This is an optimization exercise on Yosys and OpenROAD, whose aim is small area, a short achievable clock period and few clock cycles, not a production implementation.
The RTL was checked by simulation tests, not by an equivalence proof against the original design.
No activity file was given, so power comes from the tool's default toggle rates.

Figure 1. M3 wires.
(1 px per um)
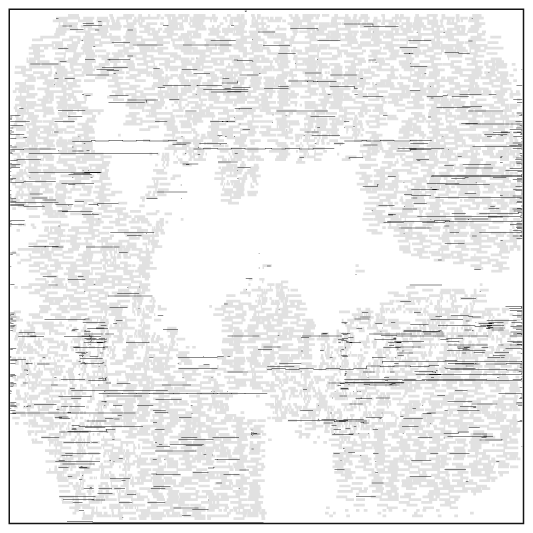
Figure 2. The metal 1 layer.
(1 px per um)
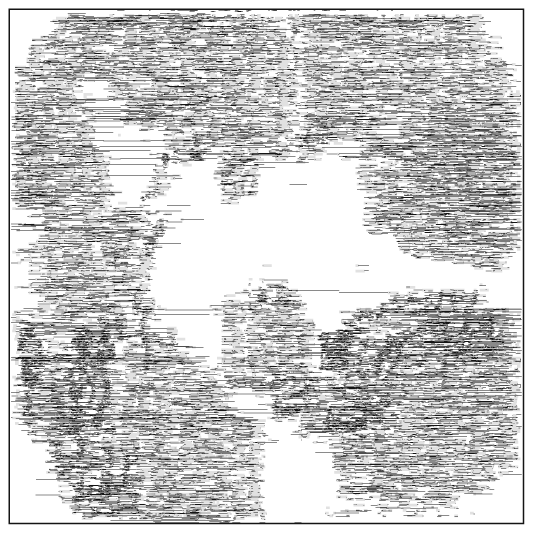
Figure 3. Metal 4.
(1 px per um)
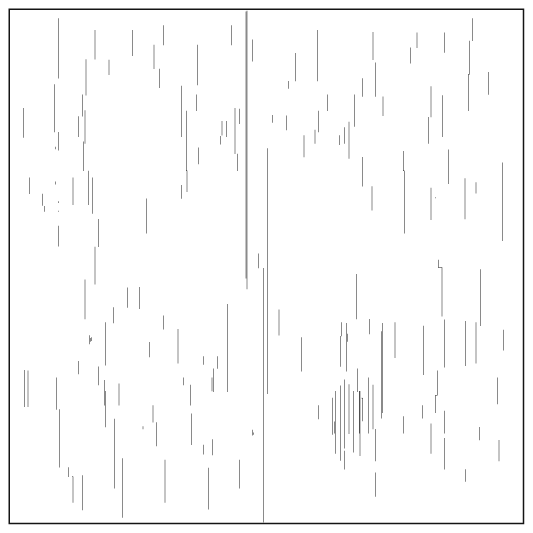
`design.v`:
```
module fifo
  #( parameter depth = 8,
     width = 64)
  (
    input   clk,
    input   rstn,
    output  data_in_ready,
    input   data_in_valid,
    input   [width-1:0] data_in,
    input   data_out_ready,
    output  data_out_valid,
    output  [width-1:0] data_out
  );
  reg [width-1:0] mem [depth-1:0];
  reg [$clog2(depth)-1:0]  inp_pos;
  wire [$clog2(depth)-1:0] inp_pos_nxt;
  reg [$clog2(depth)-1:0]  out_pos;
  wire [$clog2(depth)-1:0] out_pos_nxt;
  assign inp_pos_nxt = inp_pos + 1;
  assign out_pos_nxt = out_pos + 1;
  wire fifo_full = inp_pos_nxt == out_pos;
  wire fifo_empty = inp_pos == out_pos;
  assign data_in_ready = rstn & ~fifo_full;
  assign data_out_valid = rstn &  ~fifo_empty;
  assign data_out = mem[out_pos];
  always @(posedge clk)
  begin
    if (~rstn)
    begin
      inp_pos <= 0; 
      out_pos <= 0; 
    end
    else
    begin
      if (data_in_ready & data_in_valid)
      begin
        inp_pos <= inp_pos + 1;
        mem[inp_pos] <= data_in;
      end
      if (data_out_ready & data_out_valid)
      begin
        out_pos <= out_pos + 1; 
      end
    end
  end 
endmodule
module axi4bridge
  (
  input                                 clk,
  input                                 rstn,
  output logic                          s_axi4_aw_ready,
  input                                 s_axi4_aw_valid,
  input [4-1:0]             s_axi4_aw_id,
  input [32-1:0]           s_axi4_aw_addr,
  input [2-1:0]          s_axi4_aw_burst,
  input [3-1:0]           s_axi4_aw_size,
  input [8-1:0]            s_axi4_aw_len,
  input [4-1:0]          s_axi4_aw_cache,
  input                                 s_axi4_aw_lock,
  input [3-1:0]           s_axi4_aw_prot,
  input [4-1:0]            s_axi4_aw_qos,
  input [4-1:0]         s_axi4_aw_region,
  output logic                          s_axi4_w_ready,
  input                                 s_axi4_w_valid,
  input [64-1:0]           s_axi4_w_data,
  input [8-1:0]           s_axi4_w_strb,
  input                                 s_axi4_w_last,
  input                                 s_axi4_b_ready,
  output logic                          s_axi4_b_valid,
  output logic [4-1:0]      s_axi4_b_id,
  output logic [2-1:0]    s_axi4_b_resp,
  output logic                          s_axi4_ar_ready,
  input                                 s_axi4_ar_valid,
  input [4-1:0]             s_axi4_ar_id,
  input [32-1:0]           s_axi4_ar_addr,
  input [4-1:0]          s_axi4_ar_cache,
  input [2-1:0]          s_axi4_ar_burst,
  input [3-1:0]           s_axi4_ar_size,
  input [8-1:0]            s_axi4_ar_len,
  input                                 s_axi4_ar_lock,
  input [3-1:0]           s_axi4_ar_prot,
  input [4-1:0]            s_axi4_ar_qos,
  input [4-1:0]         s_axi4_ar_region,
  input                                 s_axi4_r_ready,
  output logic                          s_axi4_r_valid,
  output logic [4-1:0]      s_axi4_r_id,
  output logic [64-1:0]    s_axi4_r_data,
  output logic                          s_axi4_r_last,
  output logic [2-1:0]    s_axi4_r_resp,
  input                                 m_axi4lite_aw_ready,
  output logic                          m_axi4lite_aw_valid,
  output logic [32-1:0]    m_axi4lite_aw_addr,
  output logic [3-1:0]    m_axi4lite_aw_prot,
  input                                 m_axi4lite_w_ready,
  output logic                          m_axi4lite_w_valid,
  output logic [64-1:0]    m_axi4lite_w_data,
  output logic [8-1:0]    m_axi4lite_w_strb,
  output logic                          m_axi4lite_b_ready,
  input                                 m_axi4lite_b_valid,
  input [2-1:0]           m_axi4lite_b_resp,
  input                                 m_axi4lite_ar_ready,
  output logic                          m_axi4lite_ar_valid,
  output logic [32-1:0]    m_axi4lite_ar_addr,
  output logic [3-1:0]    m_axi4lite_ar_prot,
  output logic                          m_axi4lite_r_ready,
  input                                 m_axi4lite_r_valid,
  input [64-1:0]           m_axi4lite_r_data,
  input [2-1:0]           m_axi4lite_r_resp
  );
  typedef struct packed {
    logic [32-1:0] addr;
    logic [4-1:0]   id;
    logic [8-1:0] len;
    logic [3-1:0] size;
    logic [2-1:0] burst;
    logic                             lock;
    logic [4-1:0] cache;
    logic [3-1:0] prot;
    logic [4-1:0] qos;
    logic [4-1:0] region;
  } axi4_a_pkt_t;  
  typedef struct packed {
    logic last;
    logic [8-1:0] strb;
    logic [64-1:0] data;
  } axi4_w_pkt_t;  
  typedef struct packed {
    logic [2-1:0] resp;
    logic [4-1:0] id;
    logic [8-1:0] len;
  } axi4_b_pkt_t;  
  typedef struct packed {
    logic [2-1:0] resp;
    logic [64-1:0] data;
    logic [8-1:0] len;
    logic [32-1:0] addr;
    logic [3-1:0] size;
    logic [4-1:0] id;
  } axi4_r_pkt_t;  
  axi4_a_pkt_t axi4_aw_pkt, axi4_ar_pkt;
  axi4_w_pkt_t axi4_w_pkt; 
  axi4_b_pkt_t axi4_b_pkt; 
  axi4_r_pkt_t axi4_r_pkt;
  logic s_axi4_aw_fifo_data_in_valid, s_axi4_aw_fifo_data_in_ready; 
  logic [$bits(axi4_aw_pkt)-1:0] s_axi4_aw_fifo_data_in;
  logic s_axi4_aw_fifo_data_out_valid, s_axi4_aw_fifo_data_out_ready; 
  logic [$bits(axi4_aw_pkt)-1:0] s_axi4_aw_fifo_data_out;
  logic s_axi4_w_fifo_data_in_valid, s_axi4_w_fifo_data_in_ready; 
  logic [$bits(axi4_w_pkt)-1:0] s_axi4_w_fifo_data_in;
  logic s_axi4_w_fifo_data_out_valid, s_axi4_w_fifo_data_out_ready; 
  logic [$bits(axi4_w_pkt)-1:0] s_axi4_w_fifo_data_out;
  logic m_axi4lite_b_fifo_data_in_valid, m_axi4lite_b_fifo_data_in_ready; 
  logic [$bits(axi4_b_pkt)-1:0] m_axi4lite_b_fifo_data_in;
  logic m_axi4lite_b_fifo_data_out_valid, m_axi4lite_b_fifo_data_out_ready; 
  logic [$bits(axi4_b_pkt)-1:0] m_axi4lite_b_fifo_data_out;
  logic s_axi4_aw_id_len_fifo_data_in_valid, s_axi4_aw_id_len_fifo_data_in_ready; 
  logic [8 + 4-1:0] s_axi4_aw_id_len_fifo_data_in;
  logic s_axi4_aw_id_len_fifo_data_out_valid, s_axi4_aw_id_len_fifo_data_out_ready; 
  logic [8 + 4-1:0] s_axi4_aw_id_len_fifo_data_out;
  logic s_axi4_ar_fifo_data_in_valid, s_axi4_ar_fifo_data_in_ready; 
  logic [$bits(axi4_ar_pkt)-1:0] s_axi4_ar_fifo_data_in;
  logic s_axi4_ar_fifo_data_out_valid, s_axi4_ar_fifo_data_out_ready; 
  logic [$bits(axi4_ar_pkt)-1:0] s_axi4_ar_fifo_data_out;
  logic s_axi4_ar_saved_fifo_data_in_valid, s_axi4_ar_saved_fifo_data_in_ready; 
  logic [3 + 32 + 8 + 4-1:0] s_axi4_ar_saved_fifo_data_in;
  logic s_axi4_ar_saved_fifo_data_out_valid, s_axi4_ar_saved_fifo_data_out_ready; 
  logic [3 + 32 + 8 + 4-1:0] s_axi4_ar_saved_fifo_data_out;
  logic m_axi4lite_r_fifo_data_in_valid, m_axi4lite_r_fifo_data_in_ready; 
  logic [$bits(axi4_r_pkt)-1:0] m_axi4lite_r_fifo_data_in;
  logic m_axi4lite_r_fifo_data_out_valid, m_axi4lite_r_fifo_data_out_ready; 
  logic [$bits(axi4_r_pkt)-1:0] m_axi4lite_r_fifo_data_out;
  fifo #(.width($bits(axi4_aw_pkt)))  s_axi4_aw_fifo (
          .clk(clk),
          .rstn(rstn),
          .data_in_ready(s_axi4_aw_fifo_data_in_ready),
          .data_in_valid(s_axi4_aw_fifo_data_in_valid),
          .data_in(s_axi4_aw_fifo_data_in),
          .data_out_ready(s_axi4_aw_fifo_data_out_ready),
          .data_out_valid(s_axi4_aw_fifo_data_out_valid),
          .data_out(s_axi4_aw_fifo_data_out)
          );
  fifo #(.width($bits(axi4_w_pkt)))  s_axi4_w_fifo (
          .clk(clk),
          .rstn(rstn),
          .data_in_ready(s_axi4_w_fifo_data_in_ready),
          .data_in_valid(s_axi4_w_fifo_data_in_valid),
          .data_in(s_axi4_w_fifo_data_in),
          .data_out_ready(s_axi4_w_fifo_data_out_ready),
          .data_out_valid(s_axi4_w_fifo_data_out_valid),
          .data_out(s_axi4_w_fifo_data_out)
          );
  fifo #(.width($bits(axi4_b_pkt)))  m_axi4lite_b_fifo (
          .clk(clk),
          .rstn(rstn),
          .data_in_ready(m_axi4lite_b_fifo_data_in_ready),
          .data_in_valid(m_axi4lite_b_fifo_data_in_valid),
          .data_in(m_axi4lite_b_fifo_data_in),
          .data_out_ready(m_axi4lite_b_fifo_data_out_ready),
          .data_out_valid(m_axi4lite_b_fifo_data_out_valid),
          .data_out(m_axi4lite_b_fifo_data_out)
          );
  fifo #(.width(8 + 4))  s_axi4_aw_id_len_fifo (
          .clk(clk),
          .rstn(rstn),
          .data_in_ready(s_axi4_aw_id_len_fifo_data_in_ready),
          .data_in_valid(s_axi4_aw_id_len_fifo_data_in_valid),
          .data_in(s_axi4_aw_id_len_fifo_data_in),
          .data_out_ready(s_axi4_aw_id_len_fifo_data_out_ready),
          .data_out_valid(s_axi4_aw_id_len_fifo_data_out_valid),
          .data_out(s_axi4_aw_id_len_fifo_data_out)
          );
  fifo #(.width($bits(axi4_ar_pkt)))  s_axi4_ar_fifo (
          .clk(clk),
          .rstn(rstn),
          .data_in_ready(s_axi4_ar_fifo_data_in_ready),
          .data_in_valid(s_axi4_ar_fifo_data_in_valid),
          .data_in(s_axi4_ar_fifo_data_in),
          .data_out_ready(s_axi4_ar_fifo_data_out_ready),
          .data_out_valid(s_axi4_ar_fifo_data_out_valid),
          .data_out(s_axi4_ar_fifo_data_out)
          );
  fifo #(.width($bits(axi4_r_pkt)))  m_axi4lite_r_fifo (
          .clk(clk),
          .rstn(rstn),
          .data_in_ready(m_axi4lite_r_fifo_data_in_ready),
          .data_in_valid(m_axi4lite_r_fifo_data_in_valid),
          .data_in(m_axi4lite_r_fifo_data_in),
          .data_out_ready(m_axi4lite_r_fifo_data_out_ready),
          .data_out_valid(m_axi4lite_r_fifo_data_out_valid),
          .data_out(m_axi4lite_r_fifo_data_out)
          );
  fifo #(.width(3 + 32 + 8 + 4))  s_axi4_ar_saved_fifo (
          .clk(clk),
          .rstn(rstn),
          .data_in_ready(s_axi4_ar_saved_fifo_data_in_ready),
          .data_in_valid(s_axi4_ar_saved_fifo_data_in_valid),
          .data_in(s_axi4_ar_saved_fifo_data_in),
          .data_out_ready(s_axi4_ar_saved_fifo_data_out_ready),
          .data_out_valid(s_axi4_ar_saved_fifo_data_out_valid),
          .data_out(s_axi4_ar_saved_fifo_data_out)
          );
  typedef enum logic [3:0] {S_AXI4_AW_STATE_IDLE, S_AXI4_AW_STATE_CHECK, S_AXI4_AW_STATE_CONVERT, S_AXI4_AW_STATE_STORE, S_AXI4_AW_STATE_WAIT} s_axi4_aw_state_t;
  s_axi4_aw_state_t s_axi4_aw_state, s_axi4_aw_state_n, s_axi4_aw_state_p;
  reg [32-1:0] s_axi4_aw_aligned_addr_r;
  reg [32-1:0] s_axi4_aw_wrap_boundary_r;
  reg [32-1:0] s_axi4_aw_other_addr_r;
  reg [7:0] s_axi4_aw_burst_count_r;
  reg [32-1:0] s_axi4_aw_addr_offset_r;
  always_comb
  begin
    case (s_axi4_aw_state)
      S_AXI4_AW_STATE_IDLE :
        begin
          s_axi4_aw_ready = 1'b1;
          s_axi4_aw_fifo_data_in_valid = 1'b0;
          s_axi4_aw_id_len_fifo_data_in_valid = 1'b0;
          s_axi4_aw_state_n = s_axi4_aw_valid ? S_AXI4_AW_STATE_CHECK : S_AXI4_AW_STATE_IDLE;
        end
      S_AXI4_AW_STATE_CHECK :
        begin
          s_axi4_aw_ready = 1'b0;
          s_axi4_aw_fifo_data_in_valid = 1'b0;
          s_axi4_aw_id_len_fifo_data_in_valid = 1'b0;
          s_axi4_aw_state_n = S_AXI4_AW_STATE_STORE;
        end
      S_AXI4_AW_STATE_CONVERT :
        begin
          s_axi4_aw_ready = 1'b0;
          s_axi4_aw_fifo_data_in_valid = 1'b0;
          s_axi4_aw_id_len_fifo_data_in_valid = 1'b0;
          s_axi4_aw_state_n = S_AXI4_AW_STATE_STORE;
        end
      S_AXI4_AW_STATE_STORE :
        begin
          s_axi4_aw_ready = 1'b0;
          s_axi4_aw_fifo_data_in_valid = s_axi4_aw_id_len_fifo_data_in_ready;
          s_axi4_aw_id_len_fifo_data_in_valid = s_axi4_aw_fifo_data_in_ready;
          s_axi4_aw_state_n = s_axi4_aw_fifo_data_in_ready & s_axi4_aw_id_len_fifo_data_in_ready ? (s_axi4_aw_burst_count_r == axi4_aw_pkt.len ? S_AXI4_AW_STATE_WAIT : S_AXI4_AW_STATE_CONVERT) : S_AXI4_AW_STATE_STORE;
        end
      S_AXI4_AW_STATE_WAIT :
        begin
          s_axi4_aw_ready = 1'b0;
          s_axi4_aw_fifo_data_in_valid = 1'b0;
          s_axi4_aw_id_len_fifo_data_in_valid = 1'b0;
          s_axi4_aw_state_n = s_axi4_b_ready & s_axi4_b_valid ? S_AXI4_AW_STATE_IDLE : S_AXI4_AW_STATE_WAIT;
        end
      default :
        begin
          s_axi4_aw_ready = 1'b0;
          s_axi4_aw_fifo_data_in_valid = 1'b0;
          s_axi4_aw_id_len_fifo_data_in_valid = 1'b0;
          s_axi4_aw_state_n = S_AXI4_AW_STATE_IDLE;
        end
      endcase
  end
  always @(posedge clk)
  begin
    if (~rstn)
    begin
      s_axi4_aw_state <= S_AXI4_AW_STATE_IDLE;
      s_axi4_aw_state_p <= S_AXI4_AW_STATE_IDLE;
    end
    else
    begin
      s_axi4_aw_state   <= s_axi4_aw_state_n;
      s_axi4_aw_state_p <= s_axi4_aw_state;
    end
  end
  always @(posedge clk)
  begin
    if (s_axi4_aw_state == S_AXI4_AW_STATE_IDLE & s_axi4_aw_state_n == S_AXI4_AW_STATE_CHECK)
    begin
      axi4_aw_pkt.id <= s_axi4_aw_id;
      axi4_aw_pkt.burst <= s_axi4_aw_burst;
      axi4_aw_pkt.len <= s_axi4_aw_len;
      axi4_aw_pkt.size <= s_axi4_aw_size;
      axi4_aw_pkt.region <= s_axi4_aw_region;
      axi4_aw_pkt.cache <= s_axi4_aw_cache;
      axi4_aw_pkt.prot <= s_axi4_aw_prot;
      axi4_aw_pkt.qos <= s_axi4_aw_qos;
      axi4_aw_pkt.lock <= s_axi4_aw_lock;
      s_axi4_aw_aligned_addr_r <= s_axi4_aw_addr & ({32{1'b1}} << s_axi4_aw_size);
      s_axi4_aw_wrap_boundary_r <= s_axi4_aw_addr & ~(((32'(s_axi4_aw_len) + 32'b1) << s_axi4_aw_size) - 32'b1);
    end
  end
  always @(posedge clk)
  begin
    if (s_axi4_aw_state == S_AXI4_AW_STATE_IDLE & s_axi4_aw_state_n == S_AXI4_AW_STATE_CHECK)
    begin
      axi4_aw_pkt.addr <= s_axi4_aw_addr;
    end
    else if (s_axi4_aw_state == S_AXI4_AW_STATE_CONVERT & s_axi4_aw_state_n == S_AXI4_AW_STATE_STORE)
    begin
      case (axi4_aw_pkt.burst)
        2'b01 : 
          axi4_aw_pkt.addr <= s_axi4_aw_aligned_addr_r + s_axi4_aw_addr_offset_r;
        2'b10 : 
          begin
            axi4_aw_pkt.addr <= s_axi4_aw_wrap_boundary_r |
              ((s_axi4_aw_aligned_addr_r + s_axi4_aw_addr_offset_r) & ((((32'(axi4_aw_pkt.len) + 32'b1) << axi4_aw_pkt.size)) - 32'b1));
          end
      endcase
    end
  end
  always @(posedge clk)
  begin
    if (s_axi4_aw_state == S_AXI4_AW_STATE_CHECK)
    begin
      s_axi4_aw_burst_count_r <= 8'b0;
      s_axi4_aw_addr_offset_r <= 32'b1 << axi4_aw_pkt.size;
      s_axi4_aw_other_addr_r  <= axi4_aw_pkt.addr;
    end
    else if (s_axi4_aw_state == S_AXI4_AW_STATE_CONVERT && s_axi4_aw_state_n == S_AXI4_AW_STATE_STORE)
    begin
      s_axi4_aw_burst_count_r <= s_axi4_aw_burst_count_r + 8'b1; 
      s_axi4_aw_addr_offset_r <= s_axi4_aw_addr_offset_r + (32'b1 << axi4_aw_pkt.size);
      s_axi4_aw_other_addr_r <= s_axi4_aw_other_addr_r + (32'b1 << axi4_aw_pkt.size);
    end
  end
  assign s_axi4_aw_fifo_data_in = {axi4_aw_pkt.region, axi4_aw_pkt.qos, axi4_aw_pkt.prot, axi4_aw_pkt.lock, axi4_aw_pkt.cache, axi4_aw_pkt.len, axi4_aw_pkt.size,  axi4_aw_pkt.burst, axi4_aw_pkt.addr, axi4_aw_pkt.id};
  assign s_axi4_aw_fifo_data_out_ready = m_axi4lite_aw_ready;
  assign m_axi4lite_aw_valid = s_axi4_aw_fifo_data_out_valid;
  assign m_axi4lite_aw_addr = s_axi4_aw_fifo_data_out[4+:32];
  assign m_axi4lite_aw_prot = s_axi4_aw_fifo_data_out[4+32+2+3+8+4+1+:3];
  typedef enum logic [3:0] {S_AXI4_W_STATE_IDLE, S_AXI4_W_STATE_CHECK, S_AXI4_W_STATE_CONVERT, S_AXI4_W_STATE_STORE, S_AXI4_W_STATE_WAIT} s_axi4_w_state_t;
  s_axi4_w_state_t s_axi4_w_state, s_axi4_w_state_n, s_axi4_w_state_p;
  always_comb
  begin
    case (s_axi4_w_state)
      S_AXI4_W_STATE_IDLE :
        begin
          s_axi4_w_ready = 1'b1;
          s_axi4_w_fifo_data_in_valid = 1'b0;
          s_axi4_w_state_n = s_axi4_w_valid ? S_AXI4_W_STATE_CONVERT : S_AXI4_W_STATE_IDLE;
        end
      S_AXI4_W_STATE_CONVERT :
        begin
          s_axi4_w_ready = 1'b0;
          s_axi4_w_fifo_data_in_valid = 1'b0;
          s_axi4_w_state_n = S_AXI4_W_STATE_STORE;
        end
      S_AXI4_W_STATE_STORE :
        begin
          s_axi4_w_ready = 1'b0;
          s_axi4_w_fifo_data_in_valid = 1'b1;
          s_axi4_w_state_n = s_axi4_w_fifo_data_in_ready ? (axi4_w_pkt.last ? S_AXI4_W_STATE_WAIT : S_AXI4_W_STATE_IDLE) : S_AXI4_W_STATE_STORE;
        end
      S_AXI4_W_STATE_WAIT :
        begin
          s_axi4_w_ready = 1'b0;
          s_axi4_w_fifo_data_in_valid = 1'b0;
          s_axi4_w_state_n = s_axi4_b_ready & s_axi4_b_valid ? S_AXI4_W_STATE_IDLE : S_AXI4_W_STATE_WAIT;
        end
      default :
        begin
          s_axi4_w_ready = 1'b0;
          s_axi4_w_fifo_data_in_valid = 1'b0;
          s_axi4_w_state_n = S_AXI4_W_STATE_IDLE;
        end
    endcase
  end
  always @(posedge clk)
  begin
    if (~rstn)
    begin
      s_axi4_w_state <= S_AXI4_W_STATE_IDLE;
      s_axi4_w_state_p <= S_AXI4_W_STATE_IDLE;
    end
    else
    begin
      s_axi4_w_state   <= s_axi4_w_state_n;
      s_axi4_w_state_p <= s_axi4_w_state;
    end
  end
  always @(posedge clk)
  begin
    if (s_axi4_w_state == S_AXI4_W_STATE_IDLE) 
    begin
      if (s_axi4_w_state_n == S_AXI4_W_STATE_CONVERT)
      begin
        axi4_w_pkt.data <= s_axi4_w_data;
        axi4_w_pkt.strb <= s_axi4_w_strb;
        axi4_w_pkt.last <= s_axi4_w_last;
      end
      else
      begin
        axi4_w_pkt.data <= 64'b0;
        axi4_w_pkt.strb <= 8'b0;
        axi4_w_pkt.last <= 1'b0;
      end
    end
  end
  assign s_axi4_w_fifo_data_in = {axi4_w_pkt.last, axi4_w_pkt.strb, axi4_w_pkt.data};
  assign s_axi4_w_fifo_data_out_ready = m_axi4lite_w_ready;
  assign m_axi4lite_w_valid = s_axi4_w_fifo_data_out_valid;
  assign m_axi4lite_w_data  = s_axi4_w_fifo_data_out[0+:64];
  assign m_axi4lite_w_strb  = s_axi4_w_fifo_data_out[64+:8];
  typedef enum logic [3:0] {S_AXI4_B_STATE_IDLE, S_AXI4_B_STATE_CHECK, S_AXI4_B_STATE_SEND, S_AXI4_B_STATE_WAIT} s_axi4_b_state_t;
  s_axi4_b_state_t s_axi4_b_state, s_axi4_b_state_n, s_axi4_b_state_p;
  reg [7:0] s_axi4_b_burst_count_r;
  always_comb
  begin
    case (s_axi4_b_state)
      S_AXI4_B_STATE_IDLE :
        begin
          s_axi4_b_valid = 0;
          s_axi4_b_state_n = (m_axi4lite_b_fifo_data_out_valid & s_axi4_aw_id_len_fifo_data_out_valid) ? S_AXI4_B_STATE_CHECK : S_AXI4_B_STATE_IDLE;
        end
      S_AXI4_B_STATE_CHECK :
        begin
          s_axi4_b_valid = 0;
          s_axi4_b_state_n = s_axi4_b_burst_count_r == axi4_b_pkt.len ? S_AXI4_B_STATE_SEND : S_AXI4_B_STATE_WAIT;
        end
      S_AXI4_B_STATE_WAIT :
        begin
          s_axi4_b_valid = 0;
          s_axi4_b_state_n = (m_axi4lite_b_fifo_data_out_valid) ? S_AXI4_B_STATE_CHECK : S_AXI4_B_STATE_WAIT;
        end
      S_AXI4_B_STATE_SEND :
        begin
          s_axi4_b_valid = 1;
          s_axi4_b_state_n = (s_axi4_b_ready == 1'b1) ? S_AXI4_B_STATE_IDLE : S_AXI4_B_STATE_SEND;
        end
      default :
        begin
          s_axi4_b_valid = 0;
          s_axi4_b_state_n = S_AXI4_B_STATE_IDLE;
        end
    endcase
  end
  always @(posedge clk)
  begin
    if (s_axi4_b_state == S_AXI4_B_STATE_IDLE & s_axi4_b_state_n == S_AXI4_B_STATE_CHECK)
    begin
      axi4_b_pkt.id  <= s_axi4_aw_id_len_fifo_data_out[0+:4];
      axi4_b_pkt.len <= s_axi4_aw_id_len_fifo_data_out[4+:8];
    end
    if (s_axi4_b_state == S_AXI4_B_STATE_IDLE & s_axi4_b_state_n == S_AXI4_B_STATE_CHECK)
    begin
      axi4_b_pkt.resp <= m_axi4lite_b_fifo_data_out;
    end
    if (s_axi4_b_state == S_AXI4_B_STATE_IDLE)
    begin
      s_axi4_b_burst_count_r <= 8'b0;
    end
    else if (s_axi4_b_state == S_AXI4_B_STATE_CHECK & s_axi4_b_state_n == S_AXI4_B_STATE_WAIT)
    begin
      s_axi4_b_burst_count_r <= s_axi4_b_burst_count_r + 8'b1;
    end
  end
  always @(posedge clk)
  begin
    if (~rstn)
    begin
      s_axi4_b_state <= S_AXI4_B_STATE_IDLE;
      s_axi4_b_state_p <= S_AXI4_B_STATE_IDLE;
    end
    else
    begin
      s_axi4_b_state   <= s_axi4_b_state_n;
      s_axi4_b_state_p <= s_axi4_b_state;
    end
  end
  assign m_axi4lite_b_fifo_data_out_ready = ((s_axi4_b_state == S_AXI4_B_STATE_IDLE | s_axi4_b_state == S_AXI4_B_STATE_WAIT) & s_axi4_b_state_n == S_AXI4_B_STATE_CHECK) ? 1'b1 : 1'b0;
  assign s_axi4_aw_id_len_fifo_data_out_ready = ((s_axi4_b_state == S_AXI4_B_STATE_IDLE | s_axi4_b_state == S_AXI4_B_STATE_WAIT) & s_axi4_b_state_n == S_AXI4_B_STATE_CHECK) ? 1'b1 : 1'b0;
  assign s_axi4_aw_id_len_fifo_data_in = {axi4_aw_pkt.len, axi4_aw_pkt.id};
  assign m_axi4lite_b_ready = m_axi4lite_b_fifo_data_in_ready;
  assign m_axi4lite_b_fifo_data_in_valid = m_axi4lite_b_valid;
  assign m_axi4lite_b_fifo_data_in       = m_axi4lite_b_resp;
  assign s_axi4_b_resp = s_axi4_b_state == S_AXI4_B_STATE_SEND ? axi4_b_pkt.resp : 2'b0;
  assign s_axi4_b_id = s_axi4_b_state == S_AXI4_B_STATE_SEND ? axi4_b_pkt.id : 4'b0;
  typedef enum logic [3:0] {S_AXI4_AR_STATE_IDLE, S_AXI4_AR_STATE_CHECK, S_AXI4_AR_STATE_CONVERT, S_AXI4_AR_STATE_STORE, S_AXI4_AR_STATE_WAIT} s_axi4_ar_state_t;
  s_axi4_ar_state_t s_axi4_ar_state, s_axi4_ar_state_n, s_axi4_ar_state_p;
  reg [32-1:0] s_axi4_ar_aligned_addr_r;
  reg [32-1:0] s_axi4_ar_wrap_boundary_r;
  reg [32-1:0] s_axi4_ar_other_addr_r;
  reg [7:0] s_axi4_ar_burst_count_r;
  reg [32-1:0] s_axi4_ar_addr_offset_r;
  always_comb
  begin
    case (s_axi4_ar_state)
      S_AXI4_AR_STATE_IDLE :
        begin
          s_axi4_ar_ready = 1'b1;
          s_axi4_ar_fifo_data_in_valid = 1'b0;
          s_axi4_ar_saved_fifo_data_in_valid = 1'b0;
          s_axi4_ar_state_n = s_axi4_ar_valid ? S_AXI4_AR_STATE_CHECK : S_AXI4_AR_STATE_IDLE;
        end
      S_AXI4_AR_STATE_CHECK :
        begin
          s_axi4_ar_ready = 1'b0;
          s_axi4_ar_fifo_data_in_valid = 1'b0;
          s_axi4_ar_saved_fifo_data_in_valid = 1'b0;
          s_axi4_ar_state_n = S_AXI4_AR_STATE_STORE;
        end
      S_AXI4_AR_STATE_CONVERT :
        begin
          s_axi4_ar_ready = 1'b0;
          s_axi4_ar_fifo_data_in_valid = 1'b0;
          s_axi4_ar_saved_fifo_data_in_valid = 1'b0;
          s_axi4_ar_state_n = S_AXI4_AR_STATE_STORE;
        end
      S_AXI4_AR_STATE_STORE :
        begin
          s_axi4_ar_ready = 1'b0;
          s_axi4_ar_fifo_data_in_valid = s_axi4_ar_saved_fifo_data_in_ready;
          s_axi4_ar_saved_fifo_data_in_valid = s_axi4_ar_fifo_data_in_ready;
          s_axi4_ar_state_n = s_axi4_ar_fifo_data_in_ready & s_axi4_ar_saved_fifo_data_in_ready ? (s_axi4_ar_burst_count_r == axi4_ar_pkt.len ? S_AXI4_AR_STATE_WAIT : S_AXI4_AR_STATE_CONVERT) : S_AXI4_AR_STATE_STORE;
        end
      S_AXI4_AR_STATE_WAIT :
        begin
          s_axi4_ar_ready = 1'b0;
          s_axi4_ar_fifo_data_in_valid = 1'b0;
          s_axi4_ar_saved_fifo_data_in_valid = 1'b0;
          s_axi4_ar_state_n = s_axi4_r_ready & s_axi4_r_valid ? S_AXI4_AR_STATE_IDLE : S_AXI4_AR_STATE_WAIT;
        end
      default :
        begin
          s_axi4_ar_ready = 1'b0;
          s_axi4_ar_fifo_data_in_valid = 1'b0;
          s_axi4_ar_saved_fifo_data_in_valid = 1'b0;
          s_axi4_ar_state_n = S_AXI4_AR_STATE_IDLE;
        end
    endcase
  end
  always @(posedge clk)
  begin
    if (~rstn)
    begin
      s_axi4_ar_state <= S_AXI4_AR_STATE_IDLE;
      s_axi4_ar_state_p <= S_AXI4_AR_STATE_IDLE;
    end
    else
    begin
      s_axi4_ar_state   <= s_axi4_ar_state_n;
      s_axi4_ar_state_p <= s_axi4_ar_state;
    end
  end
  always @(posedge clk)
  begin
    if (s_axi4_ar_state == S_AXI4_AR_STATE_IDLE & s_axi4_ar_state_n == S_AXI4_AR_STATE_CHECK)
    begin
      axi4_ar_pkt.id <= s_axi4_ar_id;
      axi4_ar_pkt.burst <= s_axi4_ar_burst;
      axi4_ar_pkt.len <= s_axi4_ar_len;
      axi4_ar_pkt.size <= s_axi4_ar_size;
      axi4_ar_pkt.region <= s_axi4_ar_region;
      axi4_ar_pkt.cache <= s_axi4_ar_cache;
      axi4_ar_pkt.prot <= s_axi4_ar_prot;
      axi4_ar_pkt.qos <= s_axi4_ar_qos;
      axi4_ar_pkt.lock <= s_axi4_ar_lock;
      s_axi4_ar_aligned_addr_r <= s_axi4_ar_addr & ({32{1'b1}} << s_axi4_ar_size);
      s_axi4_ar_wrap_boundary_r <= s_axi4_ar_addr & ~(((32'(s_axi4_ar_len) + 32'b1) << s_axi4_ar_size) - 32'b1);
    end
  end
  always @(posedge clk)
  begin
    if (s_axi4_ar_state == S_AXI4_AR_STATE_IDLE & s_axi4_ar_state_n == S_AXI4_AR_STATE_CHECK)
    begin
      axi4_ar_pkt.addr <= s_axi4_ar_addr;
    end
    else if (s_axi4_ar_state == S_AXI4_AR_STATE_STORE && s_axi4_ar_state_n == S_AXI4_AR_STATE_CONVERT)
    begin
      case (axi4_ar_pkt.burst)
        2'b01 : 
          axi4_ar_pkt.addr <= s_axi4_ar_aligned_addr_r + s_axi4_ar_addr_offset_r;
        2'b10 : 
          begin
            axi4_ar_pkt.addr <= s_axi4_ar_wrap_boundary_r |
              ((s_axi4_ar_aligned_addr_r + s_axi4_ar_addr_offset_r) & ((((32'(axi4_ar_pkt.len) + 32'b1) << axi4_ar_pkt.size)) - 32'b1));
          end
      endcase
    end
  end
  always @(posedge clk)
  begin
    if (s_axi4_ar_state == S_AXI4_AR_STATE_CHECK)
    begin
      s_axi4_ar_burst_count_r <= 8'b0;
      s_axi4_ar_addr_offset_r <= 32'b1 << axi4_ar_pkt.size;
      s_axi4_ar_other_addr_r  <= axi4_ar_pkt.addr;
    end
    if (s_axi4_ar_state == S_AXI4_AR_STATE_STORE && s_axi4_ar_state_n == S_AXI4_AR_STATE_CONVERT)
    begin
      s_axi4_ar_burst_count_r <= s_axi4_ar_burst_count_r + 8'b1; 
      s_axi4_ar_addr_offset_r <= s_axi4_ar_addr_offset_r + (32'b1 << axi4_ar_pkt.size);
      s_axi4_ar_other_addr_r <= s_axi4_ar_other_addr_r + (32'b1 << axi4_ar_pkt.size);
    end
  end
  assign s_axi4_ar_fifo_data_in = {axi4_ar_pkt.region, axi4_ar_pkt.qos, axi4_ar_pkt.prot, axi4_ar_pkt.lock, axi4_ar_pkt.cache, axi4_ar_pkt.len, axi4_ar_pkt.size,  axi4_ar_pkt.burst, axi4_ar_pkt.addr, axi4_ar_pkt.id};
  assign s_axi4_ar_fifo_data_out_ready = m_axi4lite_ar_ready;
  assign m_axi4lite_ar_valid = s_axi4_ar_fifo_data_out_valid;
  assign m_axi4lite_ar_addr = s_axi4_ar_fifo_data_out[4+:32];
  assign m_axi4lite_ar_prot = s_axi4_ar_fifo_data_out[4+32+2+3+8+4+1+:3];
  typedef enum logic [3:0] {S_AXI4_R_STATE_IDLE, S_AXI4_R_STATE_CHECK, S_AXI4_R_STATE_SEND, S_AXI4_R_STATE_WAIT} s_axi4_r_state_t;
  s_axi4_r_state_t s_axi4_r_state, s_axi4_r_state_n, s_axi4_r_state_p;
  reg [7:0] s_axi4_r_burst_count_r;
  reg [$clog2(8)-1:0] upper_byte_lane, lower_byte_lane;
  wire [64-1:0] s_axi4_r_data_mask;
  wire [64-1:0] s_axi4_r_data_mask_lower;
  wire [64-1:0] s_axi4_r_data_mask_upper;
  always_comb
  begin
    case (s_axi4_r_state)
      S_AXI4_R_STATE_IDLE :
        begin
          s_axi4_r_valid = 1'b0;
          s_axi4_r_last  = 1'b0;
          s_axi4_r_state_n = (m_axi4lite_r_fifo_data_out_valid & s_axi4_ar_saved_fifo_data_out_valid) ? S_AXI4_R_STATE_CHECK : S_AXI4_R_STATE_IDLE;
        end
      S_AXI4_R_STATE_WAIT :
        begin
          s_axi4_r_valid = 1'b0;
          s_axi4_r_last  = 1'b0;
          s_axi4_r_state_n = m_axi4lite_r_fifo_data_out_valid ? S_AXI4_R_STATE_CHECK : S_AXI4_R_STATE_WAIT;
        end
      S_AXI4_R_STATE_CHECK :
        begin
          s_axi4_r_valid = 1'b0;
          s_axi4_r_last  = 1'b0;
          s_axi4_r_state_n = S_AXI4_R_STATE_SEND;
        end
      S_AXI4_R_STATE_SEND :
        begin
          s_axi4_r_valid = 1'b1;
          s_axi4_r_last  = s_axi4_r_burst_count_r == axi4_r_pkt.len;
          s_axi4_r_state_n = (s_axi4_r_ready == 1'b1) ? (s_axi4_r_burst_count_r == axi4_r_pkt.len ? S_AXI4_R_STATE_IDLE : S_AXI4_R_STATE_WAIT) : S_AXI4_R_STATE_SEND;
        end
      default :
        begin
          s_axi4_r_valid = 1'b0;
          s_axi4_r_last  = 1'b0;
          s_axi4_r_state_n = S_AXI4_R_STATE_IDLE;
        end
      endcase
  end
  always @(posedge clk)
  begin
    if ((s_axi4_r_state == S_AXI4_R_STATE_IDLE | s_axi4_r_state == S_AXI4_R_STATE_WAIT) & s_axi4_r_state_n == S_AXI4_R_STATE_CHECK)
    begin
      axi4_r_pkt.id   <= s_axi4_ar_saved_fifo_data_out[0+:4];
      axi4_r_pkt.len  <= s_axi4_ar_saved_fifo_data_out[4+:8];
      axi4_r_pkt.addr <= s_axi4_ar_saved_fifo_data_out[(4+8)+:32];
      axi4_r_pkt.size <= s_axi4_ar_saved_fifo_data_out[(4+8+32)+:3];
    end
    if (s_axi4_r_state == S_AXI4_R_STATE_CHECK)
    begin
      lower_byte_lane <= axi4_r_pkt.addr - (axi4_r_pkt.addr & ~(32'(64 / 8) - 32'b1));
      upper_byte_lane <= (axi4_r_pkt.addr & ~((32'b1 << axi4_r_pkt.size) - 32'b1)) + ((32'b1 << axi4_r_pkt.size)-32'b1) - (axi4_r_pkt.addr & ~(32'(64 / 8) - 32'b1));
    end
    if ((s_axi4_r_state == S_AXI4_R_STATE_IDLE | s_axi4_r_state == S_AXI4_R_STATE_WAIT) & s_axi4_r_state_n == S_AXI4_R_STATE_CHECK)
    begin
      axi4_r_pkt.resp <= m_axi4lite_r_fifo_data_out[0+:2];
      axi4_r_pkt.data <= m_axi4lite_r_fifo_data_out[2+:64];
    end
    if (s_axi4_r_state == S_AXI4_R_STATE_IDLE)
      s_axi4_r_burst_count_r <= 8'h00;
    else if (s_axi4_r_state == S_AXI4_R_STATE_SEND && s_axi4_r_state_n == S_AXI4_R_STATE_WAIT)
    begin
      s_axi4_r_burst_count_r <= s_axi4_r_burst_count_r + 8'b1;
    end
  end
  always @(posedge clk)
  begin
    if (~rstn)
    begin
      s_axi4_r_state <= S_AXI4_R_STATE_IDLE;
      s_axi4_r_state_p <= S_AXI4_R_STATE_IDLE;
    end
    else
    begin
      s_axi4_r_state   <= s_axi4_r_state_n;
      s_axi4_r_state_p <= s_axi4_r_state;
    end
  end
  assign m_axi4lite_r_fifo_data_out_ready = ((s_axi4_r_state == S_AXI4_R_STATE_IDLE | s_axi4_r_state == S_AXI4_R_STATE_WAIT) & s_axi4_r_state_n == S_AXI4_R_STATE_CHECK) ? 1'b1 : 1'b0;
  assign s_axi4_ar_saved_fifo_data_out_ready = ((s_axi4_r_state == S_AXI4_R_STATE_IDLE | s_axi4_r_state == S_AXI4_R_STATE_WAIT) & s_axi4_r_state_n == S_AXI4_R_STATE_CHECK) ? 1'b1 : 1'b0;
  assign s_axi4_ar_saved_fifo_data_in = {axi4_ar_pkt.size, axi4_ar_pkt.addr, axi4_ar_pkt.len, axi4_ar_pkt.id};
  assign m_axi4lite_r_ready = m_axi4lite_r_fifo_data_in_ready;
  assign m_axi4lite_r_fifo_data_in_valid = m_axi4lite_r_valid;
  assign m_axi4lite_r_fifo_data_in = {m_axi4lite_r_data, m_axi4lite_r_resp};
  assign s_axi4_r_data_mask = ~(({64{1'b1}} << (64'(upper_byte_lane) << 3)) << 8) & ({64{1'b1}} << (64'(lower_byte_lane) << 3));
  assign s_axi4_r_data = s_axi4_r_state == S_AXI4_R_STATE_SEND ? (axi4_r_pkt.data & s_axi4_r_data_mask) : 64'b0;
  assign s_axi4_r_resp = s_axi4_r_state == S_AXI4_R_STATE_SEND ? axi4_r_pkt.resp : 2'b0;
  assign s_axi4_r_id   = s_axi4_r_state == S_AXI4_R_STATE_SEND ? axi4_r_pkt.id : 4'b0;
endmodule
```
`constraint.sdc`:
```
create_clock -name core_clock -period 6.5 [get_ports {clk}]
set_input_delay 1.3000 -clock core_clock [delete_from_list [all_inputs] [get_ports {clk}]]
set_output_delay 1.3000 -clock core_clock [all_outputs]
set_load 0.01 [all_outputs]
```
`config.mk`:
```
export PLATFORM = sky130hd
export DESIGN_NAME = axi4bridge
export DESIGN_NICKNAME = axi4bridge
export VERILOG_FILES = /design/flow/design.v
export SDC_FILE = /design/flow/constraint.sdc
export NUM_CORES = 4
export LEC_CHECK = 0
export CAP_MARGIN = 20
export CORE_MARGIN = 2
export CORE_UTILIZATION = 40
export SLEW_MARGIN = 20
```
`run.sh`:
```
#!/bin/bash
# synth_recipe.tcl (not shown) runs the flow's synth.tcl, then flattens the netlist and writes it again
# the make line also repeats each setting of config.mk as NAME=value (left out here)
make -C /OpenROAD-flow-scripts/flow DESIGN_CONFIG=/design/flow/config.mk WORK_HOME=/design/flow/orfs CLKGATE_MAP_FILE= SYNTH_SCRIPT=/design/flow/synth_recipe.tcl finish
```
==> summary.md <==
| Metric | Value |
|---|---|
| Outcome | `complete, no violations` |
| Worst reg2reg setup slack | `1.70 ns` |
| Post-synth top area share | `69.65%` |
| CTS Sinks | `2,489` |
| Pre-CTS setup slack | `0.8940 ns` |
| Startpoint class of the critical path | `flop` |
| DRT iter0 DRCs | `4,916` |
| CTS Buf Count | `288` |
| Hold WS | `0.4417 ns` |
| Largest net degree at the start of global routing | `95` |
| Post-synthesis sequential area ratio | `71.35%` |
| Number of placed cells counting well taps | `9,562` |
| Power after layout | `35.82 mW` |
| Setup tns final | `0 ns` |
| Post-CTS Resized | `0` |
| Top flop regs | `s_axi4_w_fifo.mem (576), m_axi4lite_r_fifo.mem (528)` |
| Worst Hold Depth | `0` |
| Hold Buf Count CTS | `0` |
| Slew Viols, Final | `0` |
| Mapped Cells | `5,838` |
| Gr ovfl total | `0` |
| RD Place Congestion | `0.8352` |
| Number of max-cap violations | `0` |
| Die Area | `262,900 um^2` |
| Hold Path Origin | `axi4_r_pkt[8]` |
| Main flop type after synthesis | `edfxtp_1` |
| Final Core Density | `47.38%` |
| R2r endpoint | `axi4_aw_pkt[54]` |
| Met1 wire length | `106.6 mm` |
| Uppermost layer routed | `met5` |
| Reg2reg start | `axi4_aw_pkt[21]` |
| Core area | `257,200 um^2` |
| HP Class | `flop to flop` |
| Final Hold Viols | `0` |
| First-pass GRT wire length | `362.1 mm` |
| Area grow syn2layout | `17.70%` |
| DP Area | `113,100 um^2` |
| Hold Path End | `lower_byte_lane[1]` |
| Unrepaired setup endpoints after global routing | `false` |
| Leak Pwr | `38.87 nW` |
| Final WS setup | `1.279 ns` |
| Total track usage | `18.25%` |
| Crit. End Element | `output pin` |
| Synth Area in Compound Gates | `3.922%` |
| Clock Skews | `0.08037 ns` |
| Vias in the first global route | `55,750` |
| Rel. slew slack | `25.23%` |
| Mux cell area share after synthesis | `13.50%` |
| Post-DRT Antenna Nets | `0` |
| Crit path from | `s_axi4_r_state[0]` |
| Via/cell ratio | `5.444` |
| Count leader, synth | `edfxtp_1` |
| Clock-pin slew on the worst setup and hold paths | `0.05 ns` |
| Non-filler cells, final | `10,060` |
| Ys Warns | `7` |
| Mapped cell area | `103,500 um^2` |
| Top cells by area, synth | `edfxtp_1, mux4_2, mux2_2` |
| Synth area leader | `edfxtp_1` |
| VDD IR max | `0.2439 mV` |
| Max FFs per register | `576` |
| DR DRC count | `0` |
| Met3 wire len | `11.43 mm` |
| Mean post-synth cell area | `17.73 um^2` |
| Worst Path Arrival | `3.92 ns` |
| H-tree Lvls | `5` |
| Post-synthesis adder-cell area fraction | `1.504%` |
| Initial antenna violation count | `28` |
| DR WL/cell | `24.29 um` |
| Yosys cell types | `99` |
| Largest family of logic cells by synthesized area | `multiplexers` |
| Most frequent cells in the layout | `edfxtp_1, mux4_2, clkdlybuf4s50_1` |
| Tcrit/Tclk final | `80.32%` |
| Cell area power density | `294.0 nW/um^2` |
| Fraction of layout cells with a size suffix above 1 | `20.34%` |
| Finished layout cell area | `121,800 um^2` |
| Xor-xnor portion of the synthesized cell area | `2.141%` |
| CTS tree | `done` |
| Worst slew pin tran | `1.122 ns` |
| Maximum root-to-sink buffer count | `4` |
| Io pins | `512` |
Testbench counts, summed over its fixed seeds: cycles 28,379.
Back to the opening pictures, Figure 1:
wire length on this layer: 11,400 um
main direction: horizontal
nets with wire on the layer: 563
longest straight run: 171 um
share of all routed wire: 4.7%

Back to the opening pictures, Figure 2:
nets with wire on the layer: 6,551
share of all routed wire: 44%

Back to the opening pictures, Figure 3:
nets with wire on the layer: 96
wire length on this layer: 5,870 um
main direction: vertical

==> logic make-up after synthesis <==
family / after synthesis
AND/OR/NAND/NOR: 1244
buffers and inverters: 357
multiplexers: 759
other: 1
flip-flops: 2489
XOR/XNOR: 253
AO/OA/AOI/OAI: 613
adder cells (fa/ha/maj): 122
==> worst max-delay path: stages (launching register included) <==
cell and delay, ns:
dfxtp_1 0.33, inv_1 0.09, ha_1 0.75, o211ai_1 0.17, a21oi_1 0.89, and2_1 0.26
clkdlybuf4s50_1 0.55
==> where the power goes <==
group,total [mW],switching [mW],leakage [nW],internal (mW)
combinational,2.15,1.26,12.0,0.891
sequential,18.6,0.420,22.7,18.2
clock,15.0,6.22,4.26,8.81
==> cell type report <==
class / instances / area, um^2
clock buffer: 345 / 7493
sequential: 2489 / 73900
clock inverter: 146 / 1204
fill: 21490 / 135300
inverter: 80 / 305.3
multi-input combinational: 2992 / 28600
timing repair buffer: 618 / 6076
antenna: 8 / 20.02
tap: 3384 / 4234
==> metal layers <==
metal  up-vias  global-route usage (%)
li1      24530                       -
met1     28410                   25.00
met2      1415                   30.45
met3       410                   2.696
met4        12                   4.902
met5         -                       0

-- static timing again, ports no longer ideal --
The flow's constraints put no driver on any port. The routed layout listed below was extracted and timed again, unchanged, in two steps. Step 1, drivers: a clkbuf_16 drives clk and a buf_2 each remaining input, both assumed. Step 2, shift: input delay + t, output delay - t, t = (earliest + latest rising clock arrival at the registers) / 2. This alone moves slack from input paths to output paths. Slacks: ideal ports / drivers / drivers and shift; pairs: ideal ports / drivers.
shift t [ns]: 0.968
setup slack, ns: 1.279 / 1.190 / 0.738
cell pins on the clock port's net: 1
After both steps setup and hold are still met in this run. For this run, drivers alone change the setup slack by -0.089 ns; drivers and shift together by -0.541 ns.
